What follows belongs to an exercise in optimizing a design on an open flow for small area; a production flow would make more cautious choices.
Function was checked by simulation only, so behaviour that the tests miss may differ from the original.

==> images/congestion.png <==
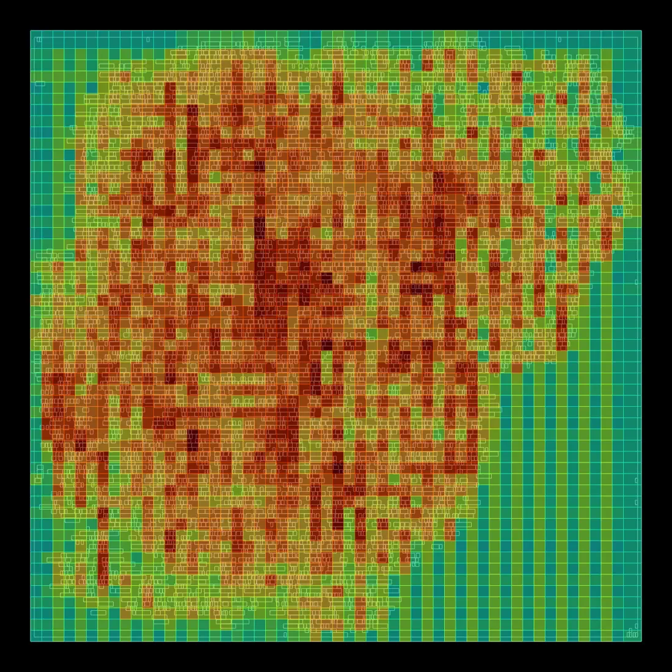
==> images/metal_density.png <==
The die is cut into 38 by 38 equal tiles; black is low, pale yellow is high, scaled to the fullest tile. Values are wire area over tile area, all layers added.
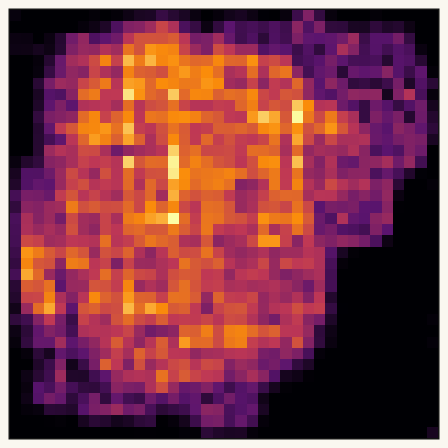
[design/flow/constraint.sdc]
create_clock -name core_clock -period 14.0 [get_ports {clk}]
set_input_delay 2.8000 -clock core_clock [delete_from_list [all_inputs] [get_ports {clk}]]
set_output_delay 2.8000 -clock core_clock [all_outputs]
set_load 0.01 [all_outputs]
[design/flow/design.v]
`timescale 1ns / 1ps
module fib_lfsr(
    input clk,
    input rstn,
    output reg [4:0] data
    );
reg [4:0] data_next;
always @* begin
  data_next[4] = data[4]^data[1];
  data_next[3] = data[3]^data[0];
  data_next[2] = data[2]^data_next[4];
  data_next[1] = data[1]^data_next[3];
  data_next[0] = data[0]^data_next[2];
end
always @(posedge clk or negedge rstn)
  if(!rstn)
    data <= 5'h1f;
  else
    data <= data_next;
endmodule
`timescale 1ns / 1ps
module bin_to_decimal(
	input [15:0] B,
	output reg [19:0] bcdout
	);
	reg [35:0] z;
	integer i;
always @(*)
  begin
    for(i = 0; i <= 35; i = i+1)
	z[i] = 0;
    z[18:3] = B;  
    repeat(13)
	 begin
	if(z[19:16] > 4)	
		z[19:16] = z[19:16] + 3;
	if(z[23:20] > 4) 	
		z[23:20] = z[23:20] + 3;
	if(z[27:24] > 4) 	
		z[27:24] = z[27:24] + 3;
	if(z[31:28] > 4) 	
		z[31:28] = z[31:28] + 3;
	if(z[35:32] > 4) 	
		z[35:32] = z[35:32] + 3;
	z[35:1] = z[34:0];
    end      
    bcdout = z[35:16]; 
  end         
endmodule
`timescale 1ns / 1ps
module clock_divider #(parameter div_value = 1)(
input wire clk,  
input wire rstn,
output wire pix_en  
);
integer counter_value;
reg divided_clk;
always@ (posedge clk or negedge rstn)
begin
    if (!rstn)
        counter_value <= 0;
	else if (counter_value == div_value)
		counter_value <= 0;
	else
		counter_value <= counter_value+1;
end
always@ (posedge clk or negedge rstn)
begin
    if (!rstn)
        divided_clk <= 1'b0;
	else if (counter_value == div_value)
		divided_clk <= ~divided_clk;
    else
        divided_clk <= divided_clk;
end
assign pix_en = (counter_value == div_value) && !divided_clk;
endmodule
`timescale 1ns / 1ps
module horizontal_counter(
	input  clk,
	input  rstn,
	input  pix_en,
	output reg enable_V_Counter,
	output reg [15:0] H_Count_Value
	);
	always@(posedge clk or negedge rstn) begin
		if (!rstn) begin
			H_Count_Value <= 0;
			enable_V_Counter <= 0;
		end
		else if (pix_en) begin
		if (H_Count_Value == 799) begin  
			H_Count_Value <= 0;
			enable_V_Counter <= 1;
		end
		else begin
			H_Count_Value <= H_Count_Value +1;
			enable_V_Counter <=0;
		end
		end
	end
endmodule
`timescale 1ns / 1ps
module vertical_counter(
	input clk,
	input rstn,
	input pix_en,
	input enable_V_Counter,
	output reg [15:0] V_Count_Value
	);
	always@(posedge clk or negedge rstn) begin
		if (!rstn)
			V_Count_Value <= 0;
		else if (pix_en && enable_V_Counter) begin
		  if (V_Count_Value == 520) 
		    V_Count_Value <= 0;
		  else
		    V_Count_Value <= V_Count_Value +1;
		end
	end
endmodule
`timescale 1ns / 1ps
module seg7decimal(
	input [31:0] x,
    input clk,
    input rstn,
    output reg [6:0] a_to_g,
    output reg [7:0] an,
    output reg dp 
	 );
wire [2:0] s;	 
reg [3:0] digit;
wire [7:0] aen;
reg [19:0] clkdiv;
assign s = clkdiv[19:17];
assign aen = 8'b11111111;  
always @(posedge clk or negedge rstn) 
	if (!rstn)
	digit <= 4'd0;
	else
	case(s)
	0:digit <= x[3:0];  
	1:digit <= x[7:4];  
	2:digit <= x[11:8];  
	3:digit <= x[15:12];  
	4:digit <= x[19:16];
	5:digit <= x[23:20];
	6:digit <= x[27:24];
	7:digit <= x[31:28];
	default:digit <= x[3:0];
	endcase
	always @(*)
case(digit)
0:begin
    a_to_g = 7'b1000000;
    dp = 1;
    end
1:begin
    a_to_g = 7'b1111001;
    dp = 1;
    end
2:begin
    a_to_g = 7'b0100100;
    dp = 1;
    end
3:begin
    a_to_g = 7'b0110000;
    dp = 1;
    end
4:begin
    a_to_g = 7'b0011001;
    dp = 1;
    end
5:begin
    a_to_g = 7'b0010010;
    dp = 1;
    end
6:begin
    a_to_g = 7'b0000010;
    dp = 1;
    end
7:begin
    a_to_g = 7'b1111000;
    dp = 1;
    end
8:begin
    a_to_g = 7'b0000000;
    dp = 1;
    end
9:begin
    a_to_g = 7'b0010000;
    dp = 1;
    end
'hA:begin
    a_to_g = 7'b0001000;
    dp = 0;
    end
'hB:begin
    a_to_g = 7'b0000011;
    dp = 0;
    end
'hC:begin
    a_to_g = 7'b1000110;
    dp = 0;
    end
'hD:begin
    a_to_g = 7'b0100001;
    dp = 0;
    end
'hE:begin
    a_to_g = 7'b0000110;
    dp = 0;
    end
'hF:begin
    a_to_g = 7'b0000100;
    dp = 0;
    end
default: begin a_to_g = 7'b0000000; dp = 1; end  
endcase
always @(*)begin
an=8'b11111111;
if(aen[s] == 1)
an[s] = 0;
end
always @(posedge clk or negedge rstn) begin
if (!rstn)
clkdiv <= 20'd0;
else
clkdiv <= clkdiv+1;
end
endmodule
`timescale 1ns / 1ps
module top(
    input clk,
    input rstn,
    output VGA_HS,
    output VGA_VS,
    output [3:0]  VGA_R,
    output [3:0]  VGA_G,
    output [3:0]  VGA_B,
    input SW15,
    input SW0,
    input SW6,
    output [7:0] LED,
    output        CA        ,
    output        CB        ,
    output        CC        ,
    output        CD        ,
    output        CE        ,
    output        CF        ,
    output        CG        ,
    output [ 7:0] AN        ,
    output        DP        
    );
localparam [15:0] TICK_LAST = 16'h003F;
wire pix_en;
wire enable_V_Counter;
wire [15:0] H_Count_Value;
wire [15:0] V_Count_Value;
wire   [6:0]  seg            ;
wire   [31:0] disp_num;
wire   [19:0] bcdout         ;
reg [15:0] main_counter;
reg [15:0] ball_counter;
reg [15:0] divider_counter;
wire [4:0] data;
reg StartFlag;
localparam [15:0] OneLeft = 160;
localparam [15:0] OneRight = 164;
localparam [15:0] OneTop = 160;
localparam [15:0] OneBot = 240;
localparam [15:0] Five1Left = 170;
localparam [15:0] Five1Right = 200;
localparam [15:0] Five1Top = 160;
localparam [15:0] Five1Bot = 164;
localparam [15:0] Five2Left = 170;
localparam [15:0] Five2Right = 174;
localparam [15:0] Five2Top = 160;
localparam [15:0] Five2Bot = 200;
localparam [15:0] Five3Left = 170;
localparam [15:0] Five3Right = 200;
localparam [15:0] Five3Top = 195;
localparam [15:0] Five3Bot = 199;
localparam [15:0] Five4Left = 196;
localparam [15:0] Five4Right = 200;
localparam [15:0] Five4Top = 195;
localparam [15:0] Five4Bot = 240;
localparam [15:0] Five5Left = 170;
localparam [15:0] Five5Right = 200;
localparam [15:0] Five5Top = 236;
localparam [15:0] Five5Bot = 240;
localparam [15:0] Zero1Left = 160;
localparam [15:0] Zero1Right = 190;
localparam [15:0] Zero1Top = 400;
localparam [15:0] Zero1Bot = 404;
localparam [15:0] Zero2Left = 160;
localparam [15:0] Zero2Right = 164;
localparam [15:0] Zero2Top = 400;
localparam [15:0] Zero2Bot = 480;
localparam [15:0] Zero3Left = 186;
localparam [15:0] Zero3Right = 190;
localparam [15:0] Zero3Top = 400;
localparam [15:0] Zero3Bot = 480;
localparam [15:0] Zero4Left = 160;
localparam [15:0] Zero4Right = 190;
localparam [15:0] Zero4Top = 476;
localparam [15:0] Zero4Bot = 480;
localparam [15:0] Six1Left = 460;
localparam [15:0] Six1Right = 490;
localparam [15:0] Six1Top = 60;
localparam [15:0] Six1Bot = 64;
localparam [15:0] Six2Left = 460;
localparam [15:0] Six2Right = 464;
localparam [15:0] Six2Top = 60;
localparam [15:0] Six2Bot = 140;
localparam [15:0] Six3Left = 460;
localparam [15:0] Six3Right = 490;
localparam [15:0] Six3Top = 90;
localparam [15:0] Six3Bot = 94;
localparam [15:0] Six4Left = 486;
localparam [15:0] Six4Right = 490;
localparam [15:0] Six4Top = 90;
localparam [15:0] Six4Bot = 140;
localparam [15:0] Six5Left = 460;
localparam [15:0] Six5Right = 490;
localparam [15:0] Six5Top = 136;
localparam [15:0] Six5Bot = 140;
localparam [15:0] Play1Left = 445;
localparam [15:0] Play1Right = 460;
localparam [15:0] Play1Top = 180;
localparam [15:0] Play1Bot = 230;
localparam [15:0] Play2Left = 450;
localparam [15:0] Play2Right = 470;
localparam [15:0] Play2Top = 185;
localparam [15:0] Play2Bot = 225;
localparam [15:0] Play3Left = 450;
localparam [15:0] Play3Right = 480;
localparam [15:0] Play3Top = 190;
localparam [15:0] Play3Bot = 220;
localparam [15:0] Play4Left = 450;
localparam [15:0] Play4Right = 490;
localparam [15:0] Play4Top = 195;
localparam [15:0] Play4Bot = 215;
localparam [15:0] Play5Left = 450;
localparam [15:0] Play5Right = 500;
localparam [15:0] Play5Top = 200;
localparam [15:0] Play5Bot = 210;
localparam [15:0] xTopDividerLeft = 50;
localparam [15:0] xTopDividerRight = 800;
localparam [15:0] yTopDividerTop = 40;
localparam [15:0] yTopDividerBot = 50;
localparam [15:0] xMidDividerLeft = 50;
localparam [15:0] xMidDividerRight = 800;
localparam [15:0] yMidDividerTop = 260;
localparam [15:0] yMidDividerBot = 280;
localparam [15:0] xBotDividerLeft = 50;
localparam [15:0] xBotDividerRight = 800;
localparam [15:0] yBotDividerTop = 490;
localparam [15:0] yBotDividerBot = 500;
localparam [15:0] x1LimitLeft = 260;
localparam [15:0] x1LimitRight = 360;
reg [15:0] y1LimitTop;
reg [15:0] y1LimitBot;
localparam [15:0] x2LimitLeft = 260;
localparam [15:0] x2LimitRight = 360;
reg [15:0] y2LimitTop;
reg [15:0] y2LimitBot;
reg [15:0] ball_speed;
reg [15:0] ball_space;
reg ball_col;
reg [15:0] ball_total;
localparam [15:0] lane1HeightTop = 60;
localparam [15:0] lane2HeightTop = 175;
localparam [15:0] lane3HeightTop = 300;
localparam [15:0] lane4HeightTop = 415;
reg [15:0] x1BallLeft;
reg [15:0] x1BallRight;
reg [15:0] y1BallTop;
reg [15:0] y1BallBot;
reg [15:0] x2BallLeft;
reg [15:0] x2BallRight;
reg [15:0] y2BallTop;
reg [15:0] y2BallBot;
reg [15:0] x3BallLeft;
reg [15:0] x3BallRight;
reg [15:0] y3BallTop;
reg [15:0] y3BallBot;
reg [15:0] x4BallLeft;
reg [15:0] x4BallRight;
reg [15:0] y4BallTop;
reg [15:0] y4BallBot;
reg [15:0] x5BallLeft;
reg [15:0] x5BallRight;
reg [15:0] y5BallTop;
reg [15:0] y5BallBot;
reg [15:0] x6BallLeft;
reg [15:0] x6BallRight;
reg [15:0] y6BallTop;
reg [15:0] y6BallBot;
reg [15:0] x7BallLeft;
reg [15:0] x7BallRight;
reg [15:0] y7BallTop;
reg [15:0] y7BallBot;
reg [15:0] x8BallLeft;
reg [15:0] x8BallRight;
reg [15:0] y8BallTop;
reg [15:0] y8BallBot;
clock_divider VGA_Clock_gen (clk, rstn, pix_en);
horizontal_counter VGA_Horiz (clk, rstn, pix_en, enable_V_Counter, H_Count_Value);
vertical_counter VGA_Verti (clk, rstn, pix_en, enable_V_Counter, V_Count_Value);
seg7decimal u_seg7decimal (
  .x           (disp_num       ),
  .clk         (clk            ),
  .rstn        (rstn           ),
  .a_to_g      (seg            ),
  .an          (AN             ),
  .dp          (DP             )
);
bin_to_decimal u_bin_to_decimal (
  .B           ({ball_total}),             
  .bcdout      (bcdout             )    
);
fib_lfsr fib_lfsr ( clk, rstn, data);
always@(posedge clk or negedge rstn) begin
  if (!rstn) begin
    main_counter = 16'h0000;
    y1LimitTop <= 160;
    y1LimitBot <= 240;
    y2LimitTop <= 300;
    y2LimitBot <= 380;
  end
  else if (pix_en) begin
    main_counter = main_counter + 1;
    if (main_counter == TICK_LAST) begin
        main_counter = 16'h0000;
        if (ball_col == 0)begin
            if (SW15 == 1)begin     
                y1LimitTop <= 60;
                y1LimitBot <= 140;  
            end
            else if (SW15 == 0)begin      
                y1LimitTop <= 160;
                y1LimitBot <= 240;      
            end
            if (SW0 == 1)begin   
                y2LimitTop <= 300;
                y2LimitBot <= 380;    
            end
            else if (SW0 == 0)begin   
                y2LimitTop <= 400;
                y2LimitBot <= 480;    
            end
        end
    end
  end
end
always@(posedge clk or negedge rstn) begin
  if (!rstn) begin
    ball_counter = 0;
    ball_speed = 1;
    ball_space = 400;
    ball_total = 0;
    x1BallLeft = 800;
    x1BallRight = 840;
    y1BallTop = 60;
    y1BallBot = 125;
    x2BallLeft = 1200;
    x2BallRight = 1240;
    y2BallTop = 175;
    y2BallBot = 240;
    x3BallLeft = 1600;
    x3BallRight = 1640;
    y3BallTop = 60;
    y3BallBot = 125;
    x4BallLeft = 2000;
    x4BallRight = 2040;
    y4BallTop = 175;
    y4BallBot = 240;
    x5BallLeft = 1000;
    x5BallRight = 1040;
    y5BallTop = 415;
    y5BallBot = 480;
    x6BallLeft = 1400;
    x6BallRight = 1440;
    y6BallTop = 300;
    y6BallBot = 365;
    x7BallLeft = 1800;
    x7BallRight = 1840;
    y7BallTop = 415;
    y7BallBot = 480;
    x8BallLeft = 2200;
    x8BallRight = 2240;
    y8BallTop = 300;
    y8BallBot = 365;
    StartFlag <= 1'b0;
    ball_col <= 1'b0;
  end
  else if (pix_en) begin
    ball_counter = ball_counter + 1;
    if (ball_counter == TICK_LAST) begin
        ball_counter = 16'h0000;
        case (ball_total)
            24:begin
                ball_space = 350;
               end            
            40:begin
                ball_space = 350;
                ball_speed = 2;
               end 
            64:begin
                ball_space = 350;
                ball_speed = 3;
               end 
            104:begin
                ball_space = 300;
                ball_speed = 3;
               end 
            120:begin
                ball_space = 250;
                ball_speed = 3;
               end 
        endcase
        if (ball_col == 1) begin
        end
        else if (SW6 == 1)begin
            StartFlag <= 0;
            x1BallLeft = x1BallLeft - ball_speed;
            x1BallRight = x1BallRight - ball_speed;
            x2BallLeft = x2BallLeft - ball_speed;
            x2BallRight = x2BallRight - ball_speed;
            x3BallLeft = x3BallLeft - ball_speed;
            x3BallRight = x3BallRight - ball_speed;
            x4BallLeft = x4BallLeft - ball_speed;
            x4BallRight = x4BallRight - ball_speed;
            x5BallLeft = x5BallLeft - ball_speed;
            x5BallRight = x5BallRight - ball_speed;
            x6BallLeft = x6BallLeft - ball_speed;
            x6BallRight = x6BallRight - ball_speed;
            x7BallLeft = x7BallLeft - ball_speed;
            x7BallRight = x7BallRight - ball_speed;
            x8BallLeft = x8BallLeft - ball_speed;
            x8BallRight = x8BallRight - ball_speed;
            if ((x1BallLeft <= x1LimitRight) && (x1BallRight >= x1LimitLeft) && ((y1BallTop == y1LimitTop) || (y1BallBot == y1LimitBot)))begin
                ball_col <= 1;
            end
            else if (x1BallRight == 0)begin
                x1BallLeft = x4BallRight + ball_space;
                x1BallRight = x1BallLeft + 40;
                ball_total = ball_total + 1;
                y1BallTop = (data[0])?lane1HeightTop:lane2HeightTop; 
                y1BallBot = y1BallTop + 65;
            end
            if ((x2BallLeft <= x1LimitRight) && (x2BallRight >= x1LimitLeft) && ((y2BallTop == y1LimitTop) || (y2BallBot == y1LimitBot)))begin
                ball_col <= 1;
            end
            else if (x2BallRight == 0)begin
                x2BallLeft = x1BallRight + ball_space;
                x2BallRight = x2BallLeft + 40;
                ball_total = ball_total + 1;
                y2BallTop = (data[1])?lane1HeightTop:lane2HeightTop;
                y2BallBot = y2BallTop + 65;
            end
            if ((x3BallLeft <= x2LimitRight) && (x3BallRight >= x2LimitLeft) && ((y3BallTop == y1LimitTop) || (y3BallBot == y1LimitBot)))begin
                ball_col <= 1;
            end
            else if (x3BallRight == 0)begin
                x3BallLeft = x2BallRight + ball_space;
                x3BallRight = x3BallLeft + 40;
                ball_total = ball_total + 1;
                y3BallTop = (data[2])?lane1HeightTop:lane2HeightTop; 
                y3BallBot = y3BallTop + 65;
            end
            if ((x4BallLeft <= x1LimitRight) && (x4BallRight >= x1LimitLeft) && ((y4BallTop == y1LimitTop) || (y4BallBot == y1LimitBot)))begin
                ball_col <= 1;
            end
            else if (x4BallRight == 0)begin
                x4BallLeft = x3BallRight + ball_space;
                x4BallRight = x4BallLeft + 40;
                ball_total = ball_total + 1;
                y4BallTop = (data[3])?lane1HeightTop:lane2HeightTop;
                y4BallBot = y4BallTop + 65;
            end
            if ((x5BallLeft <= x2LimitRight) && (x5BallRight >= x2LimitLeft) && ((y5BallTop == y2LimitTop) || (y5BallBot == y2LimitBot)))begin
                ball_col <= 1;
            end
            else if (x5BallRight == 0)begin
                x5BallLeft = x8BallRight + ball_space;
                x5BallRight = x5BallLeft + 40;
                ball_total = ball_total + 1;
                y5BallTop = (data[4])?lane3HeightTop:lane4HeightTop;
                y5BallBot = y5BallTop + 65;
            end
            if ((x6BallLeft <= x2LimitRight) && (x6BallRight >= x2LimitLeft) && ((y6BallTop == y2LimitTop) || (y6BallBot == y2LimitBot)))begin
                ball_col <= 1;
            end
            else if (x6BallRight == 0)begin
                x6BallLeft = x5BallRight + ball_space;
                x6BallRight = x6BallLeft + 40;
                ball_total = ball_total + 1;
                y6BallTop = (data[0])?lane3HeightTop:lane4HeightTop; 
                y6BallBot = y6BallTop + 65;
            end
            if ((x7BallLeft <= x2LimitRight) && (x7BallRight >= x2LimitLeft) && ((y7BallTop == y2LimitTop) || (y7BallBot == y2LimitBot)))begin
                ball_col <= 1;
            end
            else if (x7BallRight == 0)begin
                x7BallLeft = x6BallRight + ball_space;
                x7BallRight = x7BallLeft + 40;
                ball_total = ball_total + 1;
                y7BallTop = (data[1])?lane3HeightTop:lane4HeightTop;
                y7BallBot = y7BallTop + 65;
            end
            if ((x8BallLeft <= x2LimitRight) && (x8BallRight >= x2LimitLeft) && ((y8BallTop == y2LimitTop) || (y8BallBot == y2LimitBot)))begin
                ball_col <= 1;
            end
            else if (x8BallRight == 0)begin
                x8BallLeft = x7BallRight + ball_space;
                x8BallRight = x8BallLeft + 40;
                ball_total = ball_total + 1;
                y8BallTop = (data[2])?lane3HeightTop:lane4HeightTop; 
                y8BallBot = y8BallTop + 65;
            end
        end
        if (SW6 == 0)begin
            StartFlag <= 1;
            ball_col <= 0;
            ball_speed = 1;
            ball_total = 0;
            x1BallLeft = 800;
            x1BallRight = x1BallLeft + 40;
            y1BallTop = lane1HeightTop;
            y1BallBot = y1BallTop + 65;
            x2BallLeft = 1200;
            x2BallRight = x2BallLeft + 40;
            y2BallTop = lane2HeightTop;
            y2BallBot = y2BallTop + 65;
            x3BallLeft = 1600;
            x3BallRight = x3BallLeft + 40;
            y3BallTop = lane1HeightTop;
            y3BallBot = y3BallTop + 65;
            x4BallLeft = 2000;
            x4BallRight = x4BallLeft + 40;
            y4BallTop = lane2HeightTop;
            y4BallBot = y4BallTop + 65;
            x5BallLeft = 1000;
            x5BallRight = x5BallLeft + 40;
            y5BallTop = lane3HeightTop;
            y5BallBot = y5BallTop + 65;
            x6BallLeft = 1400;
            x6BallRight = x6BallLeft + 40;
            y6BallTop = lane4HeightTop;
            y6BallBot = y6BallTop + 65;
            x7BallLeft = 1800;
            x7BallRight = x7BallLeft + 40;
            y7BallTop = lane3HeightTop;
            y7BallBot = y7BallTop + 65;
            x8BallLeft = 2200;
            x8BallRight = x8BallLeft + 40;
            y8BallTop = lane4HeightTop;
            y8BallBot = y8BallTop + 65;
        end
    end
  end
end
assign disp_num = {bcdout};
assign LED = 8'h00;
assign CA = seg[0];
assign CB = seg[1];
assign CC = seg[2];
assign CD = seg[3];
assign CE = seg[4];
assign CF = seg[5];
assign CG = seg[6];
assign VGA_HS = (H_Count_Value < 96)?1'b0:1'b1;
assign VGA_VS = (V_Count_Value < 2)?1'b0:1'b1;
assign VGA_R = (H_Count_Value < 784 && H_Count_Value > 143 && V_Count_Value < 515 && V_Count_Value > 35 ) ? 4'hA:4'h0;
assign VGA_G = ( 
                 (H_Count_Value<(x1LimitRight)&&H_Count_Value>(x1LimitLeft)&&V_Count_Value<(y1LimitBot)&&V_Count_Value>(y1LimitTop))
              || (H_Count_Value<(x2LimitRight)&&H_Count_Value>(x2LimitLeft)&&V_Count_Value<(y2LimitBot)&&V_Count_Value>(y2LimitTop))
              || (H_Count_Value<(xMidDividerRight)&&H_Count_Value>(xMidDividerLeft)&&V_Count_Value<(yMidDividerBot)&&V_Count_Value>(yMidDividerTop))
              || (H_Count_Value<(xTopDividerRight)&&H_Count_Value>(xTopDividerLeft)&&V_Count_Value<(yTopDividerBot)&&V_Count_Value>(yTopDividerTop))
              || (H_Count_Value<(xBotDividerRight)&&H_Count_Value>(xBotDividerLeft)&&V_Count_Value<(yBotDividerBot)&&V_Count_Value>(yBotDividerTop))
              || (H_Count_Value<(x1BallRight)&&H_Count_Value>(x1BallLeft)&&V_Count_Value<(y1BallBot)&&V_Count_Value>(y1BallTop))
              || (H_Count_Value<(x2BallRight)&&H_Count_Value>(x2BallLeft)&&V_Count_Value<(y2BallBot)&&V_Count_Value>(y2BallTop))
              || (H_Count_Value<(x3BallRight)&&H_Count_Value>(x3BallLeft)&&V_Count_Value<(y3BallBot)&&V_Count_Value>(y3BallTop))
              || (H_Count_Value<(x4BallRight)&&H_Count_Value>(x4BallLeft)&&V_Count_Value<(y4BallBot)&&V_Count_Value>(y4BallTop))
              || (H_Count_Value<(x5BallRight)&&H_Count_Value>(x5BallLeft)&&V_Count_Value<(y5BallBot)&&V_Count_Value>(y5BallTop))
              || (H_Count_Value<(x6BallRight)&&H_Count_Value>(x6BallLeft)&&V_Count_Value<(y6BallBot)&&V_Count_Value>(y6BallTop))
              || (H_Count_Value<(x7BallRight)&&H_Count_Value>(x7BallLeft)&&V_Count_Value<(y7BallBot)&&V_Count_Value>(y7BallTop))
              || (H_Count_Value<(x8BallRight)&&H_Count_Value>(x8BallLeft)&&V_Count_Value<(y8BallBot)&&V_Count_Value>(y8BallTop))
              || (StartFlag&&(H_Count_Value<(Play1Right)&&H_Count_Value>(Play1Left)&&V_Count_Value<(Play1Bot)&&V_Count_Value>(Play1Top)))
              || (StartFlag&&(H_Count_Value<(Play2Right)&&H_Count_Value>(Play2Left)&&V_Count_Value<(Play2Bot)&&V_Count_Value>(Play2Top)))
              || (StartFlag&&(H_Count_Value<(Play3Right)&&H_Count_Value>(Play3Left)&&V_Count_Value<(Play3Bot)&&V_Count_Value>(Play3Top)))
              || (StartFlag&&(H_Count_Value<(Play4Right)&&H_Count_Value>(Play4Left)&&V_Count_Value<(Play4Bot)&&V_Count_Value>(Play4Top)))
              || (StartFlag&&(H_Count_Value<(Play5Right)&&H_Count_Value>(Play5Left)&&V_Count_Value<(Play5Bot)&&V_Count_Value>(Play5Top)))
              || (StartFlag&&(H_Count_Value<(OneRight)&&H_Count_Value>(OneLeft)&&V_Count_Value<(OneBot)&&V_Count_Value>(OneTop)))
              || (StartFlag&&(H_Count_Value<(Five1Right)&&H_Count_Value>(Five1Left)&&V_Count_Value<(Five1Bot)&&V_Count_Value>(Five1Top)))
              || (StartFlag&&(H_Count_Value<(Five2Right)&&H_Count_Value>(Five2Left)&&V_Count_Value<(Five2Bot)&&V_Count_Value>(Five2Top)))
              || (StartFlag&&(H_Count_Value<(Five3Right)&&H_Count_Value>(Five3Left)&&V_Count_Value<(Five3Bot)&&V_Count_Value>(Five3Top)))
              || (StartFlag&&(H_Count_Value<(Five4Right)&&H_Count_Value>(Five4Left)&&V_Count_Value<(Five4Bot)&&V_Count_Value>(Five4Top)))
              || (StartFlag&&(H_Count_Value<(Five5Right)&&H_Count_Value>(Five5Left)&&V_Count_Value<(Five5Bot)&&V_Count_Value>(Five5Top)))
              || (StartFlag&&(H_Count_Value<(Zero1Right)&&H_Count_Value>(Zero1Left)&&V_Count_Value<(Zero1Bot)&&V_Count_Value>(Zero1Top)))
              || (StartFlag&&(H_Count_Value<(Zero2Right)&&H_Count_Value>(Zero2Left)&&V_Count_Value<(Zero2Bot)&&V_Count_Value>(Zero2Top)))
              || (StartFlag&&(H_Count_Value<(Zero3Right)&&H_Count_Value>(Zero3Left)&&V_Count_Value<(Zero3Bot)&&V_Count_Value>(Zero3Top)))
              || (StartFlag&&(H_Count_Value<(Zero4Right)&&H_Count_Value>(Zero4Left)&&V_Count_Value<(Zero4Bot)&&V_Count_Value>(Zero4Top)))
              || (StartFlag&&(H_Count_Value<(Six1Right)&&H_Count_Value>(Six1Left)&&V_Count_Value<(Six1Bot)&&V_Count_Value>(Six1Top)))
              || (StartFlag&&(H_Count_Value<(Six2Right)&&H_Count_Value>(Six2Left)&&V_Count_Value<(Six2Bot)&&V_Count_Value>(Six2Top)))
              || (StartFlag&&(H_Count_Value<(Six3Right)&&H_Count_Value>(Six3Left)&&V_Count_Value<(Six3Bot)&&V_Count_Value>(Six3Top)))
              || (StartFlag&&(H_Count_Value<(Six4Right)&&H_Count_Value>(Six4Left)&&V_Count_Value<(Six4Bot)&&V_Count_Value>(Six4Top)))
              || (StartFlag&&(H_Count_Value<(Six5Right)&&H_Count_Value>(Six5Left)&&V_Count_Value<(Six5Bot)&&V_Count_Value>(Six5Top)))
              ) ? 4'hF:4'h0;
assign VGA_B = (H_Count_Value < 784 && H_Count_Value > 143 && V_Count_Value < 515 && V_Count_Value > 35 ) ? 4'h0:4'h0;
endmodule
[design/flow/config.mk]
export PLATFORM = sky130hd
export DESIGN_NAME = top
export DESIGN_NICKNAME = top
export VERILOG_FILES = /design/flow/design.v
export SDC_FILE = /design/flow/constraint.sdc
export NUM_CORES = 4
export LEC_CHECK = 0
export CAP_MARGIN = 20
export CORE_MARGIN = 2
export CORE_UTILIZATION = 40
export SLEW_MARGIN = 20
[design/flow/run.sh]
#!/bin/bash
# synth_recipe.tcl (not shown) runs the flow's synth.tcl, then flattens the netlist and writes it again
# the make line also repeats each setting of config.mk as NAME=value (left out here)
make -C /OpenROAD-flow-scripts/flow DESIGN_CONFIG=/design/flow/config.mk WORK_HOME=/design/flow/orfs CLKGATE_MAP_FILE= SYNTH_SCRIPT=/design/flow/synth_recipe.tcl finish
==> flow_summary.toml <==
[outcome]
status = "no timing/DRC/antenna violations"

[timing]
finalSetupViolCount = 0
worstMarginPinSlew_ns = 1.14
fin_crit_sh = 0.922
hold_slack_ns = 0.462
hold_viol = 0
fin_crit_ns = 12.91
slew_headroom = 0.233

[cells_and_area]
largest_register_ffs = 32
final_area_um2 = 61000
synthToLayoutAreaGrowth_pct = 9.72
largestRegisters = "VGA_Clock_gen.counter_value x32, u_seg7decimal.clkdiv x20"
regMostFlops = "VGA_Clock_gen.counter_value"
multi_input_area_um2 = 41300
regArea_um2 = 11500

[synthesis]
synth_edf_count = 0
synth-seq-cells = 453
ys_async_sr_fraction = 1.00
syn_inst = 6965
synth-seq-area-share = 0.206
synth_ff_type = "dfrtp_1"
netlist-cell-type-count = 111
avgSynthCellArea_um2 = 7.98
yosys_warnings = 7

[floorplanning]
ios = 43
design.die.area_um2 = 142000
rows = 136
die_h_um = 377

[cts]
clock_latency_ns = 0.70
cts_tree = "yes"
cts_root_buffer = "clkbuf_16"
clk_pin_slew_ns = 0.06

[global_route]
antenna_found_initial = 6
grt_pass1_wl_um = 316000
grt_max_degree = 159
grt_usage = 0.289

[setup_path]
cp-start-kind = "register"
reg2regPathDepth = 45
worst_path_max_delay_cell = "nor4b_2"
worstPathMaxFanout = 10
arrival_ns = 13.48
path_common_cell = "a21oi_1"
r2r_setup_slack_ns = 1.09

[place]
dp_cells = 8743
place_area_um2 = 58600
io_buffers = 28

[worst_hold_path]
hold_path_class = "reg2reg"
hold_depth = 1

[drt]
drtIter0Drc = 5031
vias_per_cell = 6.07
## Picture notes: congestion.png
DR WL/cell: 23.6 µm
met1 Use GR: 0.374
Util after Layout: 0.443

## Picture notes: metal_density.png
densest ninth of the die	centre
mean over tiles	0.25
fullest tile	0.74
emptiest ninth of the die	south-east
nearly empty tiles	21%
tiles over half the peak	31%

-- metrics by stage --
| stage | setup WS [ns] |
|---|---|
| after detailed placement | 0.0731 |
| after global routing | 0.0139 |
| after floorplan | 1.82 |
| after CTS | 0.161 |
| after global placement | 0.337 |
| final | 1.09 |
-- worst max path at each step --
stage | from | to | slack, ns
6_report | ball_total[1]$_DFFE_PN0P_ | x8BallRight[15]$_DFFE_PN0P_ | 1.09
5_1_grt | ball_total[13]$_DFFE_PN0P_ | u_seg7decimal.digit[3]$_DFF_PN0_ | 0.01
4_1_cts | ball_total[13]$_DFFE_PN0P_ | u_seg7decimal.digit[2]$_DFF_PN0_ | 0.16
3_5_place_dp | ball_total[13]$_DFFE_PN0P_ | u_seg7decimal.digit[2]$_DFF_PN0_ | 0.07
3_3_place_gp | ball_total[13]$_DFFE_PN0P_ | u_seg7decimal.digit[3]$_DFF_PN0_ | 0.34
2_1_floorplan | ball_total[13]$_DFFE_PN0P_ | u_seg7decimal.digit[2]$_DFF_PN0_ | 1.82
-- cells in the final DEF, fill, tap and decap left out, types with 30 or more instances in the layout --
master	count
or3_1	45
a21boi_0	46
mux2i_1	106
nand2_1	455
and2_1	58
mux2_2	31
or2_2	30
nor4_1	47
dfstp_2	91
a22oi_1	38
inv_1	585
nor2_1	500
ha_1	805
nor2b_1	119
or4_1	33
nand2b_1	133
a21o_1	154
buf_4	167
clkbuf_16	63
o21bai_1	99
o21a_1	56
nand4_1	135
xnor2_1	443
o211ai_1	39
dfrtp_1	353
o31ai_1	48
o22ai_1	134
a21oi_1	526
nand3_1	181
o21ai_0	458
and3_1	67
nor3_1	147
a31oi_1	46
xor2_1	164
a211oi_1	70
-- timing repair --
item,CTS,global route
endpoints found under the setup margin,1,4
gates cloned,0,0
hold buffers,0,0
gates resized for setup,0,30
pin swaps,1,5
setup buffers,1,3
-- per-layer routing --
metal,track usage,vias up,share of wire
met5,0,-,0.00027
met4,0.148,8,0.059
met3,0.0584,567,0.082
met2,0.453,2051,0.43
met1,0.374,25800,0.43
li1,-,25400,-
-- kinds of logic (layout without fill, tap and decap cells) --
logic type	count (synthesis)	in the layout	synth area share
xor+xnor	620	620	0.0991
mux	138	138	0.0255
other cells	1	20	0.0000675
buf+inv	813	904	0.0569
simple gates	2103	2103	0.194
compound gates	2015	2015	0.233
flops	453	453	0.206
fa+ha+maj	822	822	0.186
-- layout make-up --
class	instances	area share
Sequential cell	453	0.188
Inverter	592	0.0364
Clock buffer	84	0.0281
Timing Repair Buffer	196	0.0256
Antenna cell	6	0.000246
Tap cell	1794	0.0368
Clock inverter	32	0.00823
Multi-Input combinational cell	5712	0.677
-- cells in the mapped netlist (18+ instances only) --
master	n	area share
nor4_1	50	0.0056
a211oi_1	71	0.0096
a22o_1	21	0.0033
a21boi_0	47	0.0063
nand2b_1	133	0.015
nand4_1	135	0.015
mux2_2	31	0.0063
and2_1	58	0.0065
o21ai_0	463	0.042
a21o_1	154	0.021
and4_1	21	0.0033
a22oi_1	38	0.0051
nand3b_1	25	0.0034
nand2_1	457	0.031
inv_1	585	0.039
o21bai_1	99	0.013
buf_1	21	0.0014
o2111ai_1	20	0.0032
or4_1	33	0.0045
xnor2_1	446	0.070
a21oi_1	529	0.048
a2bb2oi_1	18	0.0028
nor2b_1	119	0.013
or2_2	30	0.0034
nor3b_1	20	0.0027
or3_1	45	0.0051
nand3_1	181	0.016
dfrtp_1	362	0.16
buf_4	24	0.0032
o21a_1	56	0.0076
nor2_1	501	0.034
clkbuf_1	163	0.011
a211o_1	24	0.0038
and3_1	67	0.0075
dfstp_2	91	0.043
xor2_1	167	0.026
o31ai_1	51	0.0069
a31oi_1	48	0.0054
mux2i_1	107	0.019
ha_1	805	0.18
o22ai_1	135	0.015
nor3_1	153	0.014
o211ai_1	39	0.0053
-- worst max-delay path: cells and delay by family, from the launching register on --
kind                       cells  cell delay [ns]
DFF                            1             0.41
xor gates and xnor gates       7             1.78
AOI/OAI and AO/OA             18             3.79
adders and majority gates      5             1.54
buffers and inverters          4             0.69
and+or+nand+nor               11             4.54

[re-timing with driven ports]
The flow's constraints put no driver on any port. The routed layout listed below was extracted and timed again, unchanged, in two steps. Step 1 (the two cells are an assumption about what drives the block):
set clk [get_ports {clk}]
set_driving_cell -lib_cell sky130_fd_sc_hd__clkbuf_16 $clk
set_driving_cell -lib_cell sky130_fd_sc_hd__buf_2 [delete_from_list [all_inputs] $clk]
Step 2 moves the port delays by t, midway between the first and last clock arrival at a register: inputs arrive t later, outputs are due t later. That takes back most of the time a late clock gives input paths. a / b / c = ideal ports / drivers / drivers and shift; a / b = the first two.
t, ns: 0.773
slack for setup (ns): 1.091 / 1.091 / 1.091
pins driven straight from the clock port: 1
After both steps setup and hold are still met in this run. For this run, drivers alone change the setup slack by 0.000 ns; drivers and shift together by 0.000 ns.
